This design comes from an exercise in tuning for small area and a short achievable clock period on the open sky130 flow, not from production work. At most, simulation tests tie the RTL to the original design; equivalence was not proved. The series may have gaps, and a smaller design here may also do less where the tests do not look. Function not checked in run 2: the RTL went through the layout flow alone.

Figure 1. Signal routing as the flow saved it (run 1).
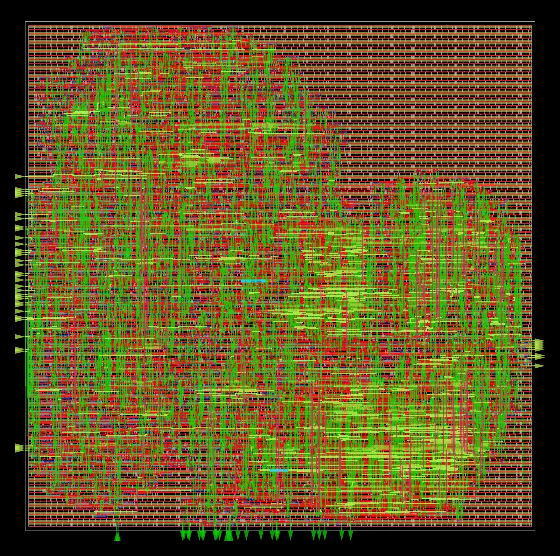
Figure 2. Port wiring (run 1).
The bar under the picture is 100 um long.
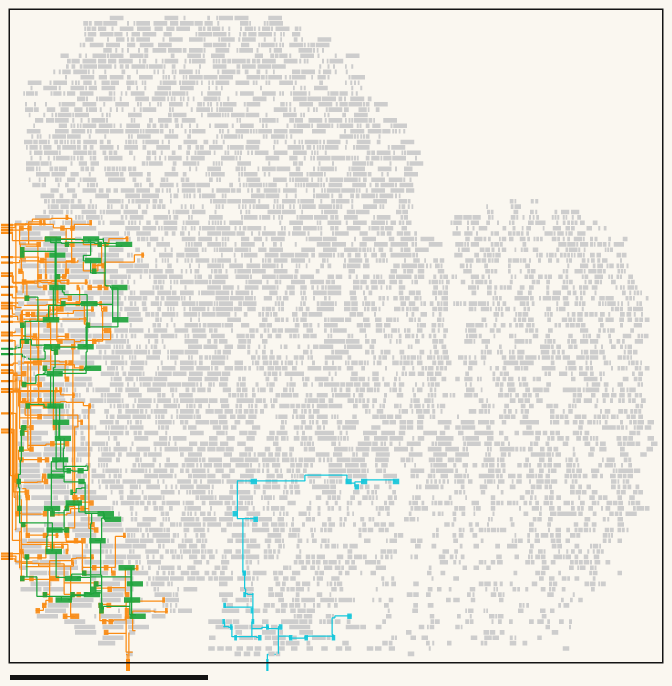
Figure 3. Selected gate families (run 1).
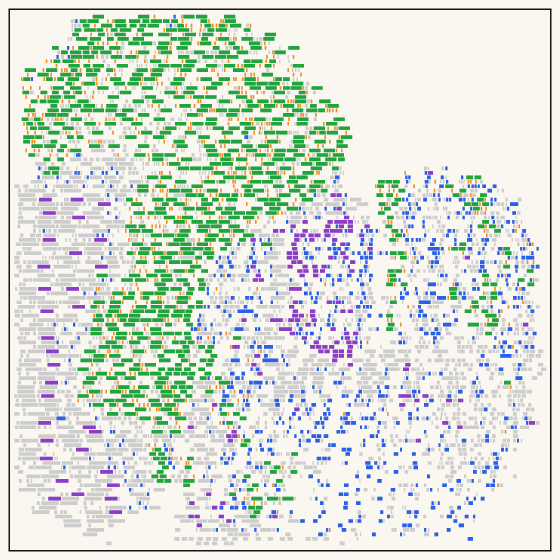
==> design/flow/design.v <==
module floating_multiplier(input [31:0] ain, input [31:0] bin, output [31:0] result);
wire  productsign;      
wire [47:0] product;    
wire [48:0] norm_product;
wire [22:0] product_trimmed;
wire [8:0] final_exponent, exponentnormal;
wire over_exp; 
wire zero1; 
assign productsign = ain[31]^bin[31];  
assign product = {1'b1,ain[22:0]} * {1'b1,bin[22:0]};  
assign norm_product = ( product[47] == 1) ? product >> 1 : product;
assign product_trimmed = norm_product[45:23]; 
assign exponentnormal = ((ain[30:23] + bin[30:23])); 
assign final_exponent = (exponentnormal - (9'b001111111)) + {8'b0, product[47]}; 
assign over_exp = (&ain[30:23]) | (&bin[30:23]);
wire overflow; 
assign overflow = ((final_exponent[8] & !final_exponent[7]) & !zero1);
wire underflow; 
assign underflow = ((final_exponent[8] & final_exponent[7]) & !zero1) ? 1'b1 : 1'b0; 
assign zero1 = over_exp ? 1'b0 : (product_trimmed == 23'd0) ? 1'b1 : 1'b0;
assign result = (ain == 32'h0 || bin == 32'h0) ? 32'b0 : over_exp ? 32'b0 : zero1 ? {productsign, final_exponent[7:0], 23'b0} : overflow ? {productsign,8'b1,23'b0} : underflow ? {productsign,31'b0} :{productsign,final_exponent[7:0],product_trimmed};
endmodule
module floating_add_sub(
		input [31:0] dataa,			
        input [31:0] datab,			
        output [31:0] result);
wire [7:0] big_exp;
wire [7:0] small_exp;
wire [23:0] big_mant;
wire [23:0] small_mant;
wire [7:0] exp_diff_abs;
wire [8:0] exp_diff_with_carry;
wire [24:0]final_tmp;
wire [24:0]add_tmp;
wire [24:0]sub_tmp;
wire operation;
wire is_big_mant_large;
wire is_both_mant_equal;
wire output_sign;
wire [7:0]new_exp;
wire [24:0]new_mantisa;
assign exp_diff_with_carry = dataa[30:23] - datab[30:23];
assign exp_diff_abs = (exp_diff_with_carry[8] == 1'b1)? ~exp_diff_with_carry+ 1'b1: exp_diff_with_carry;
assign {big_exp, big_mant} = (exp_diff_with_carry[8] == 0)? 
                                {dataa[30:23], 1'b1, dataa[22:0]}: 
                                {datab[30:23], ({1'b1,dataa[22:0]} >> exp_diff_abs)};
assign {small_exp, small_mant} = (exp_diff_with_carry[8] == 0)? 
                                {dataa[30:23], ({1'b1,datab[22:0]} >> exp_diff_abs)} : 
                                {datab[30:23], 1'b1, datab[22:0]};
assign operation = dataa[31] ^ datab[31];
assign is_big_mant_large = big_mant > small_mant;
assign is_both_mant_equal = (big_mant == small_mant)? 1'b1 :1'b0;
assign add_tmp = !operation? {1'b0,big_mant} + {1'b0,small_mant} : 24'b0; 
assign sub_tmp = operation? is_big_mant_large? {1'b0,big_mant} - {1'b0,small_mant} : {1'b0,small_mant} - {1'b0,big_mant}: 24'b0;
assign final_tmp = add_tmp + sub_tmp;
assign output_sign = (is_both_mant_equal & operation)? 1'b0:
                     (dataa[31] & datab[31]) | (dataa[31] & is_big_mant_large) | (!dataa[31] & datab[31] & !is_big_mant_large); 
highbit_pos m1(big_exp, final_tmp, new_exp, new_mantisa);
assign result = (big_exp == 8'b11111111)? 32'b0:{output_sign, new_exp, new_mantisa[22:0]};
endmodule
module highbit_pos(input [7:0]old_exp, input [0:24]old_mantisa, output reg [7:0]new_exp, output reg [24:0]new_mantisa);
always @(*)
begin
casex (old_mantisa)
    25'b0000000000000000000000000 : begin 
                                        new_mantisa = old_mantisa; 
                                        new_exp = 8'b00000000;   
                                    end 
    25'b1xxxxxxxxxxxxxxxxxxxxxxxx : begin 
                                        if(old_exp == 8'b00000000)
                                        begin
                                            new_mantisa = old_mantisa; 
                                            new_exp = old_exp;
                                        end    
                                        else
                                        begin
                                            new_mantisa = old_mantisa >> 1; 
                                            new_exp = old_exp + 1; 
                                        end
                                    end 
    25'b01xxxxxxxxxxxxxxxxxxxxxxx :  begin 
                                        new_mantisa = old_mantisa >> 0; 
                                        new_exp = old_exp + 0; 
                                    end 
    25'b001xxxxxxxxxxxxxxxxxxxxxx :  begin 
                                        new_mantisa = old_mantisa << 1; 
                                        new_exp = old_exp - 1; 
                                    end 
    25'b0001xxxxxxxxxxxxxxxxxxxxx :  begin 
                                        new_mantisa = old_mantisa << 2; 
                                        new_exp = old_exp - 2; 
                                    end 
    25'b00001xxxxxxxxxxxxxxxxxxxx :  begin 
                                        new_mantisa = old_mantisa << 3; 
                                        new_exp = old_exp - 3; 
                                    end 
    25'b000001xxxxxxxxxxxxxxxxxxx :  begin 
                                        new_mantisa = old_mantisa << 4; 
                                        new_exp = old_exp - 4; 
                                    end 
    25'b0000001xxxxxxxxxxxxxxxxxx :  begin 
                                        new_mantisa = old_mantisa << 5; 
                                        new_exp = old_exp - 5; 
                                    end 
    25'b00000001xxxxxxxxxxxxxxxxx :  begin 
                                        new_mantisa = old_mantisa << 6; 
                                        new_exp = old_exp - 6; 
                                    end 
    25'b000000001xxxxxxxxxxxxxxxx :  begin 
                                        new_mantisa = old_mantisa << 7; 
                                        new_exp = old_exp - 7; 
                                    end 
    25'b0000000001xxxxxxxxxxxxxxx :  begin 
                                        new_mantisa = old_mantisa << 8; 
                                        new_exp = old_exp - 8; 
                                    end 
    25'b00000000001xxxxxxxxxxxxxx :  begin 
                                        new_mantisa = old_mantisa << 9; 
                                        new_exp = old_exp - 9; 
                                    end 
    25'b000000000001xxxxxxxxxxxxx :  begin 
                                        new_mantisa = old_mantisa << 10; 
                                        new_exp = old_exp - 10; 
                                    end 
    25'b0000000000001xxxxxxxxxxxx :  begin 
                                        new_mantisa = old_mantisa << 11; 
                                        new_exp = old_exp - 11; 
                                    end 
    25'b00000000000001xxxxxxxxxxx :  begin 
                                        new_mantisa = old_mantisa << 12; 
                                        new_exp = old_exp - 12; 
                                    end 
    25'b000000000000001xxxxxxxxxx :  begin 
                                        new_mantisa = old_mantisa << 13; 
                                        new_exp = old_exp - 13; 
                                    end 
    25'b0000000000000001xxxxxxxxx :  begin 
                                        new_mantisa = old_mantisa << 14; 
                                        new_exp = old_exp - 14; 
                                    end 
    25'b00000000000000001xxxxxxxx :  begin 
                                        new_mantisa = old_mantisa << 15; 
                                        new_exp = old_exp - 15; 
                                    end 
    25'b000000000000000001xxxxxxx :  begin 
                                        new_mantisa = old_mantisa << 16; 
                                        new_exp = old_exp - 16; 
                                    end 
    25'b0000000000000000001xxxxxx :  begin 
                                        new_mantisa = old_mantisa << 17; 
                                        new_exp = old_exp - 17; 
                                    end 
    25'b00000000000000000001xxxxx :  begin 
                                        new_mantisa = old_mantisa << 18; 
                                        new_exp = old_exp - 18; 
                                    end 
    25'b000000000000000000001xxxx :  begin 
                                        new_mantisa = old_mantisa << 19; 
                                        new_exp = old_exp - 19; 
                                    end 
    25'b0000000000000000000001xxx :  begin 
                                        new_mantisa = old_mantisa << 20; 
                                        new_exp = old_exp - 20; 
                                    end 
    25'b00000000000000000000001xx :  begin 
                                        new_mantisa = old_mantisa << 21; 
                                        new_exp = old_exp - 21; 
                                    end 
    25'b000000000000000000000001x :  begin 
                                        new_mantisa = old_mantisa << 22; 
                                        new_exp = old_exp - 22; 
                                    end 
    25'b0000000000000000000000001 :  begin 
                                        new_mantisa = old_mantisa << 23; 
                                        new_exp = old_exp - 23; 
                                    end 
endcase
end
endmodule
module vector_dot_dma(
				clk,
				reset,
				address,
				writedata,
				write,
				read,
				readdata,
                b_data);
input clk;				 
input reset;			 
input [1:0]address;  	 
input [31:0] writedata;  
input write;			 
input read;				 
input b_data;				
output reg [31:0] readdata;	 
localparam INPUT_BUFF_SIZE = 5;
integer i;
reg [31:0] in_data[INPUT_BUFF_SIZE-1:0];
reg [31:0] mull_in[1:0];	
reg [31:0] add_in_reg;	
reg [31:0] add_in_out_fb;
wire [31:0] mul_out;
wire [31:0] add_out;
floating_multiplier m1(mull_in[0], mull_in[1], mul_out);
floating_add_sub a1(add_in_reg, add_in_out_fb, add_out);
always @ (posedge clk)
begin
    if(reset == 1'b1)
    begin
        readdata <= 32'b0;
        {mull_in[0], mull_in[1]} <= {2{32'd0}};
        {add_in_reg, add_in_out_fb} <= {2{32'd0}};
        for(i=0; i < INPUT_BUFF_SIZE; i=i+1)
        begin
            in_data[i]<= 32'b0;
        end
    end    
    else
    begin    
        if (read == 1'b1 )
        begin
            readdata <= add_out;
            {mull_in[0], mull_in[1]} <= {2{32'd0}};
            {add_in_reg, add_in_out_fb} <= {2{32'd0}};
            for(i=0; i < INPUT_BUFF_SIZE; i=i+1)
            begin
                in_data[i]<= 32'd0;
            end
        end
        else if(write == 1'b1)
        begin
            if(b_data == 0)
                in_data[address] <= writedata; 
            else if(b_data == 1)
            begin
                mull_in[0]<= writedata;
                mull_in[1]<= in_data[address];
                add_in_reg <= mul_out; 
                add_in_out_fb <= add_out; 
            end
        end     
    end    
end	
endmodule
==> design/flow/run.sh <==
#!/bin/bash
# synth_recipe.tcl (not shown) runs the flow's synth.tcl, then flattens the netlist and writes it again
# the make line also repeats each setting of config.mk as NAME=value (left out here)
make -C /OpenROAD-flow-scripts/flow DESIGN_CONFIG=/design/flow/config.mk WORK_HOME=/design/flow/orfs CLKGATE_MAP_FILE= SYNTH_SCRIPT=/design/flow/synth_recipe.tcl finish
==> design/flow/config.mk <==
export PLATFORM = sky130hd
export DESIGN_NAME = vector_dot_dma
export DESIGN_NICKNAME = vector_dot_dma
export VERILOG_FILES = /design/flow/design.v
export SDC_FILE = /design/flow/constraint.sdc
export NUM_CORES = 4
export LEC_CHECK = 0
export CAP_MARGIN = 20
export CORE_MARGIN = 2
export CORE_UTILIZATION = 40
export SLEW_MARGIN = 20
==> design/flow/constraint.sdc <==
create_clock -name core_clock -period 11.0 [get_ports {clk}]
set_input_delay 2.2000 -clock core_clock [delete_from_list [all_inputs] [get_ports {clk}]]
set_output_delay 2.2000 -clock core_clock [all_outputs]
set_load 0.01 [all_outputs]
==> impl_results.md, run 1 <==
* Outcome: finished clean
* Setup TNS at 0 ns
* First-pass GRT wire length at ~230000 um
* Area contributors post-synth: fa_1 23%, edfxtp_1 9.1%, ha_1 8.3%
* Class of the worst hold path: reg2reg
* Tcrit/Tclk final at 0.941
* CP endpoint kind: register
* Die Width at roughly 330 um
* NonClk Buf Share at 0.0596
* PortBufs at 70
* N_diodes at 0
* R2R cell count at 46
* Worst path depth at 46
* Routability cong. at 1.03
* Worst Hold End: add_in_out_fb[24]
* Initial Util at 0.402
* Unrepaired setup endpoints after global routing: no
* Syn_area_per_cell at around 8.5 um2
* Worst skew pair latency at 0.55 ns
* Pin count of the biggest net entering global routing at 82
* Mapped Cells at roughly 5000
* TritonCTS Sinks at ~290
* WP buf/inv at 8
* Area leader, netlist: fa_1
* CP endpoint: add_in_out_fb[30]
* Met3 usage at 0.0380
* Cts hold-fix bufs at 0
* Top-area cell type share of the netlist area at 0.232
* Seq area share at 0.151
* WHS Path Cells at 2
* Worst reg2reg endpoint: add_in_out_fb[30]
* Most used routing layer: met2
* Warnings from Yosys at 4
* Antenna Nets Post-Route at 0
* Metal3 WL at 10600 um
* Initial antenna violation count at 2
* Final clock-cell share at 0.0253
* Max reg flops at between 100 and 150
* Post-detail-place hpwl at around 120000 um
* Setup CP Type: reg2reg
* M2 GR Usage at 0.455
* Area growth from synthesis to final layout at 10.9%
* Wl on met1 at 65800 um
* Die area at approximately 110000 um2
* Critical path peak fanout at 24
* IO Pins at 71
* Residual DRC count at 0
* Detailed Routing Iterations Pass 1 at 6
* Ys async rst share at 0
* Core area at roughly 110000 um2
-- Figure 1 (at the start) --
routed len/inst: 23.4 um
GRT Total Usage: 0.277
Post-Route WL: 151000 um
top layer in use: met5
Via Count: 37700

-- Figure 2 (at the start) --
`writedata` -> orange  # direction input, end cells 160, buffers 32, wire 2970 um
`address` -> green  # direction input, end cells 71, buffers 4, wire 1300 um
`reset` -> cyan  # direction input, end cells 22, buffers 2, wire 315 um

-- Figure 3 (at the start) --
adder and majority cells -> green  # cells 770
inverters -> orange  # cells 653
multiplexers -> purple  # cells 170
inverting AOI/OAI gates -> blue  # cells 774

[run 1: placed cells by master (no fill, tap or decap), types with 19 or more instances in the layout]
cell               n
nand2_1          711
and2_1           330
nor3_1            66
fa_1             489
a22oi_1           34
edfxtp_1         128
o21ai_0          144
dfxtp_1          137
o22ai_1           30
buf_4            263
a21oi_1          271
o31ai_1           24
nor4_1            41
mux2i_1          119
a21o_1            63
clkbuf_16         36
nor2_1           218
clkdlybuf4s50_1   68
ha_1             277
o211ai_1          25
nand2b_1          31
a221oi_1          21
dfxtp_2           22
nor2b_1           28
xor2_1            20
nand3_1           77
or3_1             30
a22o_1            33
a211oi_1          35
o221ai_1          26
o21bai_1          19
mux4_2            37
inv_1            649
xnor2_1           51
and3_1            62
nand4_1           45
[run 1: kinds of logic after synthesis]
| kind of cell | share of synthesized area |
|---|---|
| flip-flops | 0.167 |
| XOR/XNOR | 0.0181 |
| AO/OA/AOI/OAI | 0.158 |
| other | 0.0000887 |
| buffers and inverters | 0.0895 |
| AND/OR/NAND/NOR | 0.201 |
| adder cells (fa/ha/maj) | 0.315 |
| multiplexers | 0.0519 |
## Run 2: large edit since run 1, in outline
design/flow/design.v: 245 -> 2029 lines; modules unchanged: 0
  floating_multiplier: edited, 22 -> 20 lines
  mant_mul: new, 1871 lines
  floating_add_sub: edited, 38 -> 70 lines
  vector_dot_dma: edited, 66 -> 68 lines
  removed: highbit_pos
==> module floating_add_sub as of run 2 <==
module floating_add_sub(
    input  [31:0] dataa,
    input  [31:0] datab,
    output [31:0] result);
wire        sa = dataa[31];
wire        sb = datab[31];
wire [7:0]  ea = dataa[30:23];
wire [7:0]  eb = datab[30:23];
wire [23:0] ma = {1'b1, dataa[22:0]};
wire [23:0] mb = {1'b1, datab[22:0]};
wire        op = sa ^ sb;
wire [8:0]  dab = {1'b0, ea} - {1'b0, eb};
wire [8:0]  dba = {1'b0, eb} - {1'b0, ea};
wire        a_ge = ~dab[8];
wire [7:0]  dabs = a_ge ? dab[7:0] : dba[7:0];
wire [7:0]  E = a_ge ? ea : eb;
wire        e_max = (E == 8'hff);
wire        d0 = (ea == eb);
wire        d1a = (dab[7:0] == 8'd1) & a_ge;      
wire        d1b = (dba[7:0] == 8'd1) & ~a_ge;     
wire        near = op & (d0 | d1a | d1b);
wire [23:0] fl = a_ge ? ma : mb;
wire [23:0] fs0 = a_ge ? mb : ma;
wire [23:0] fs = (dabs >= 8'd24) ? 24'd0 : (fs0 >> dabs[4:0]);
wire [24:0] fsum = op ? ({1'b0, fl} - {1'b0, fs}) : ({1'b0, fl} + {1'b0, fs});
reg  [7:0]  f_exp;
reg  [22:0] f_man;
always @(*) begin
    if (fsum[24]) begin
        if (E == 8'd0) begin
            f_exp = 8'd0;
            f_man = fsum[22:0];
        end else begin
            f_exp = E + 8'd1;
            f_man = fsum[23:1];
        end
    end else if (fsum[23]) begin
        f_exp = E;
        f_man = fsum[22:0];
    end else begin
        f_exp = E - 8'd1;
        f_man = {fsum[21:0], 1'b0};
    end
end
wire        f_sign = op ? (a_ge ? sa : sb) : sa;
wire [24:0] n_ab0 = {1'b0, ma} - {1'b0, mb};
wire [24:0] n_ba0 = {1'b0, mb} - {1'b0, ma};
wire [23:0] n_ab1 = ma - {1'b0, mb[23:1]};
wire [23:0] n_ba1 = mb - {1'b0, ma[23:1]};
wire        a_gt = ~n_ab0[24] & (n_ab0[23:0] != 24'd0);
wire        m_eq = (n_ab0[23:0] == 24'd0);
wire [23:0] nd = d1a ? n_ab1 :
                 d1b ? n_ba1 :
                 n_ab0[24] ? n_ba0[23:0] : n_ab0[23:0];
wire        n_sign = d1a ? sa : d1b ? sb : (m_eq ? 1'b0 : (a_gt ? sa : sb));
reg  [4:0]  lz;
integer     i;
always @(*) begin
    lz = 5'd0;
    for (i = 0; i < 24; i = i + 1)
        if (nd[i]) lz = 5'd23 - i[4:0];
end
wire [23:0] n_sh = nd << lz;
wire        n_zero = (nd == 24'd0);
wire [7:0]  n_exp = n_zero ? 8'd0 : E - {3'b0, lz};
wire [22:0] n_man = n_sh[22:0];
assign result = e_max ? 32'b0 :
                near  ? {n_sign, n_exp, n_man} :
                        {f_sign, f_exp, f_man};
endmodule
==> module vector_dot_dma as of run 2 <==
module vector_dot_dma(
				clk,
				reset,
				address,
				writedata,
				write,
				read,
				readdata,
                b_data);
input clk;
input reset;                 
input [1:0] address;
input [31:0] writedata;
input write;
input read;
input b_data;                
output reg [31:0] readdata;
reg [31:0] a_buf [0:3];
reg [3:0]  a_valid;
reg        m_s;
reg [22:0] m_fa;
reg [22:0] m_fb;
reg [8:0]  m_fe0;
reg        m_z;
reg [31:0] p;       
reg [31:0] acc;     
wire clr   = reset | read;
wire a_wr  = write & ~b_data;
wire b_wr  = write & b_data;
wire [31:0] a_sel = a_buf[address];
wire        a_ok  = a_valid[address];
wire [31:0] mul_out;
wire [31:0] add_out;
floating_multiplier m1(m_s, m_fa, m_fb, m_fe0, m_z, mul_out);
floating_add_sub a1(p, acc, add_out);
wire [8:0] e_sum = {1'b0, writedata[30:23]} + {1'b0, a_sel[30:23]} - 9'd127;
wire       z_in  = ~a_ok | (writedata == 32'd0) | (a_sel == 32'd0) |
                   (&writedata[30:23]) | (&a_sel[30:23]);
always @(posedge clk) begin
    if (reset)
        readdata <= 32'b0;
    else if (read)
        readdata <= add_out;
    if (clr)
        a_valid <= 4'b0;
    else if (a_wr)
        a_valid[address] <= 1'b1;
    if (a_wr)
        a_buf[address] <= writedata;
    if (clr)
        m_z <= 1'b1;
    else if (b_wr)
        m_z <= z_in;
    if (b_wr) begin
        m_s   <= writedata[31] ^ a_sel[31];
        m_fa  <= writedata[22:0];
        m_fb  <= a_sel[22:0];
        m_fe0 <= e_sum;
    end
    if (clr) begin
        p   <= 32'b0;
        acc <= 32'b0;
    end else if (b_wr) begin
        p   <= mul_out;
        acc <= add_out;
    end
end
endmodule
==> module floating_multiplier as of run 2 <==
module floating_multiplier(
    input         s,
    input  [22:0] fa,
    input  [22:0] fb,
    input  [8:0]  fe0,
    input         z,
    output [31:0] result);
wire [47:0] product;
mant_mul mm({1'b1, fa}, {1'b1, fb}, product);
wire        p47 = product[47];
wire [22:0] trimmed = p47 ? product[46:24] : product[45:23];
wire [8:0]  fe = fe0 + {8'b0, p47};
wire        zero1 = (trimmed == 23'd0);
wire        overflow = fe[8] & ~fe[7] & ~zero1;
wire        underflow = fe[8] & fe[7] & ~zero1;
assign result = z         ? 32'b0 :
                overflow  ? {s, 8'h01, 23'b0} :
                underflow ? {s, 31'b0} :
                            {s, fe[7:0], trimmed};
endmodule
--- a/design/flow/config.mk
+++ b/design/flow/config.mk
@@ -6,4 +6,5 @@
 export NUM_CORES = 4
 export LEC_CHECK = 0
+export ABC_AREA = 1
 export CAP_MARGIN = 20
 export CORE_MARGIN = 2
Figure 4. Signal routing as the flow saved it (run 2).
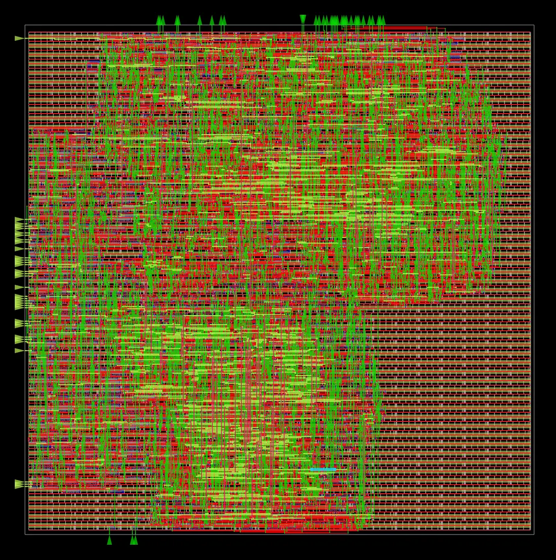
Met2 Routed Length: 53300 um
GRT Total Usage: 0.261
routed len/inst: 20.6 um
metal3 WL: 10400 um

Figure 5. Cell classes on the final placement (run 2).
The bar under the picture is 100 um long. Fill, decap, tap and diode cells in gray.
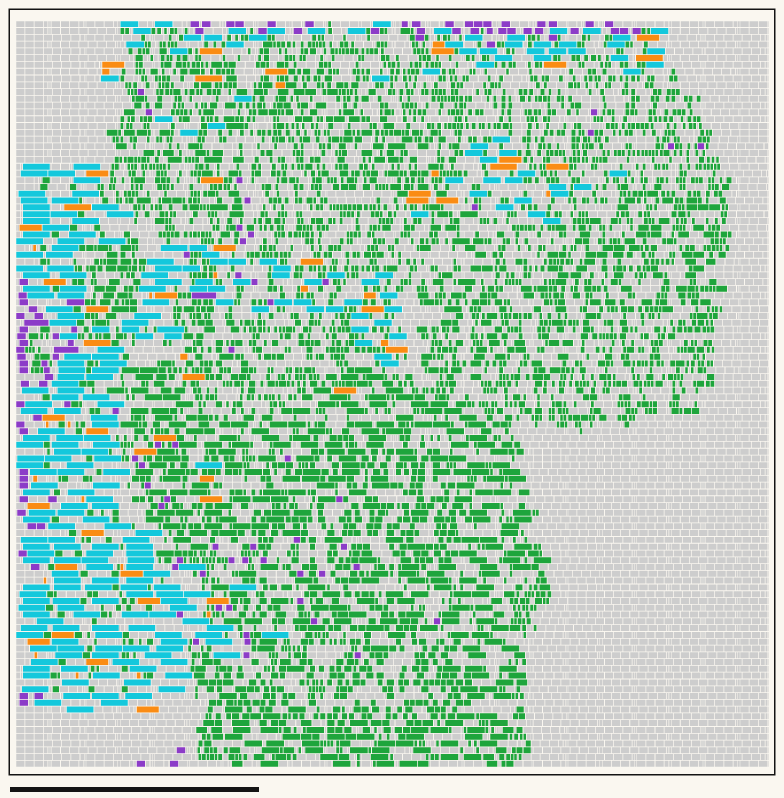
flops -> cyan  # cells 285, share of their area 20%
other buffers and delay cells -> purple  # cells 135, share of their area 3.3%
combinational and other logic -> green  # cells 4352, share of their area 73%
clock drivers and dummy loads -> orange  # cells 66, share of their area 3.3%

Figure 6. Selected gate families (run 2).
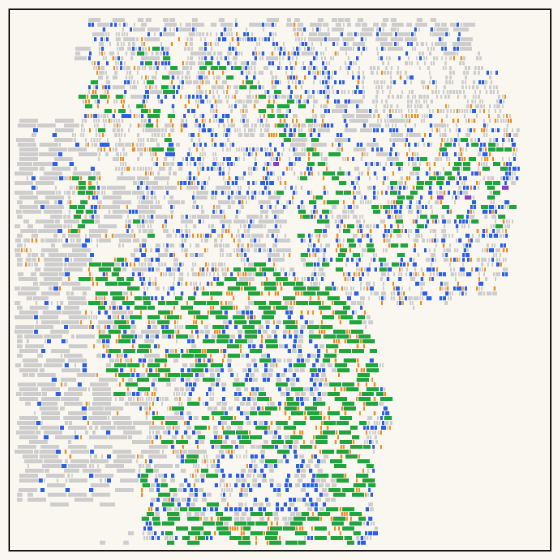
inverting AOI/OAI gates -> blue  # cells 1091
multiplexers -> purple  # cells 4
inverters -> orange  # cells 685, where widely spread
adder and majority cells -> green  # cells 495

==> run 2 against run 1 <==
  * Still clean
  * Final cell count decreased by 6.9%
  * Die area is 13% lower
  * Via count decreased by 11%
  * Fmax rose by 6.5%
  * Critical path depth down 7
  * Worst setup slack improved by 0.63 ns
  * Core utilization down 0.93 points
==> impl_results.md, run 2 <==
* Outcome: finished clean
* WP buf/inv at 6 (-2)
* Die Width at 306 um (-6.9%)
* N_diodes at 0 (unchanged)
* Met3 usage at 0.0393 (+0.00133)
* Cts hold-fix bufs at 0 (unchanged)
* Setup TNS at 0 ns (unchanged)
* Most frequent cells in the layout: 957 x nand2_1, 651 x inv_1, 367 x xor2_1
* Worst skew pair latency at 0.58 ns (+0.03 ns)
* Post-Route WL at 124000 um (-18%)
* Post-Synth Adder-Cell Area at 0.225 (-0.0896)
* Class of the worst hold path: reg2reg
* First-pass GRT wire length at 191000 um (-18%)
* Pin count of the biggest net entering global routing at 86 (+4.9%)
* TritonCTS Sinks at 285 (-1.0%)
* Residual DRC count at 0 (unchanged)
* NonClk Buf Share at 0.0320 (-0.0276)
* Antenna Nets Post-Route at 0 (unchanged)
* Post-detail-place hpwl at 96000 um (-20%)
* Tcrit/Tclk final at 0.883 (-0.0572)
* Syn_area_per_cell at 7.45 um2 (-12%)
* Setup CP Type: reg2reg
[run 2: worst reg2reg max path, delay by kind of cell (launching register included)]
kind,cells,cell delay (ns)
compound gates,7,1.37
xor+xnor,3,0.61
fa+ha+maj,8,2.82
buf+inv,6,1.05
flops,1,0.85
simple gates,15,2.90
[run 2: final timing paths]
check / startpoint / endpoint
worst max-delay path: m_fb[5] / p[4]
worst min-delay path: readdata[10] / readdata[10]
worst max register to register: m_fb[5] / p[4]
worst min register to register: readdata[10] / readdata[10]
[run 2: metal layers]
layer  wire length (um)  part of all wire
met3              10400             0.084
met4               3580             0.029
met1              56400              0.46
met5                 13           0.00011
met2              53300              0.43

## re-timing with driven ports
No port has a modelled driver above. Below, the same layouts with a new extraction and two added sets of constraints.
Step 1 sets driving cells, clkbuf_16 on the clock port and buf_2 on the other inputs (assumed; they add their load-dependent delay and slew).
Step 2 also shifts input and output timing later by t, the mid clock arrival at the registers, as if the neighbouring blocks saw the same clock.
Slacks: ideal ports / drivers / drivers and shift; pairs: ideal ports / drivers.
run | shift t [ns] | setup WS [ns] | worst setup path at the end | worst register clock-pin slew, ns | pins driven straight from the clock port
run 1 | 0.605 | 0.653 / 0.653 / 0.653 | register to register | 0.06 / 0.06 | 1
run 2 | 0.629 | 1.283 / 1.283 / 1.283 | register to register | 0.07 / 0.07 | 1
After both steps every run listed still meets setup and hold.
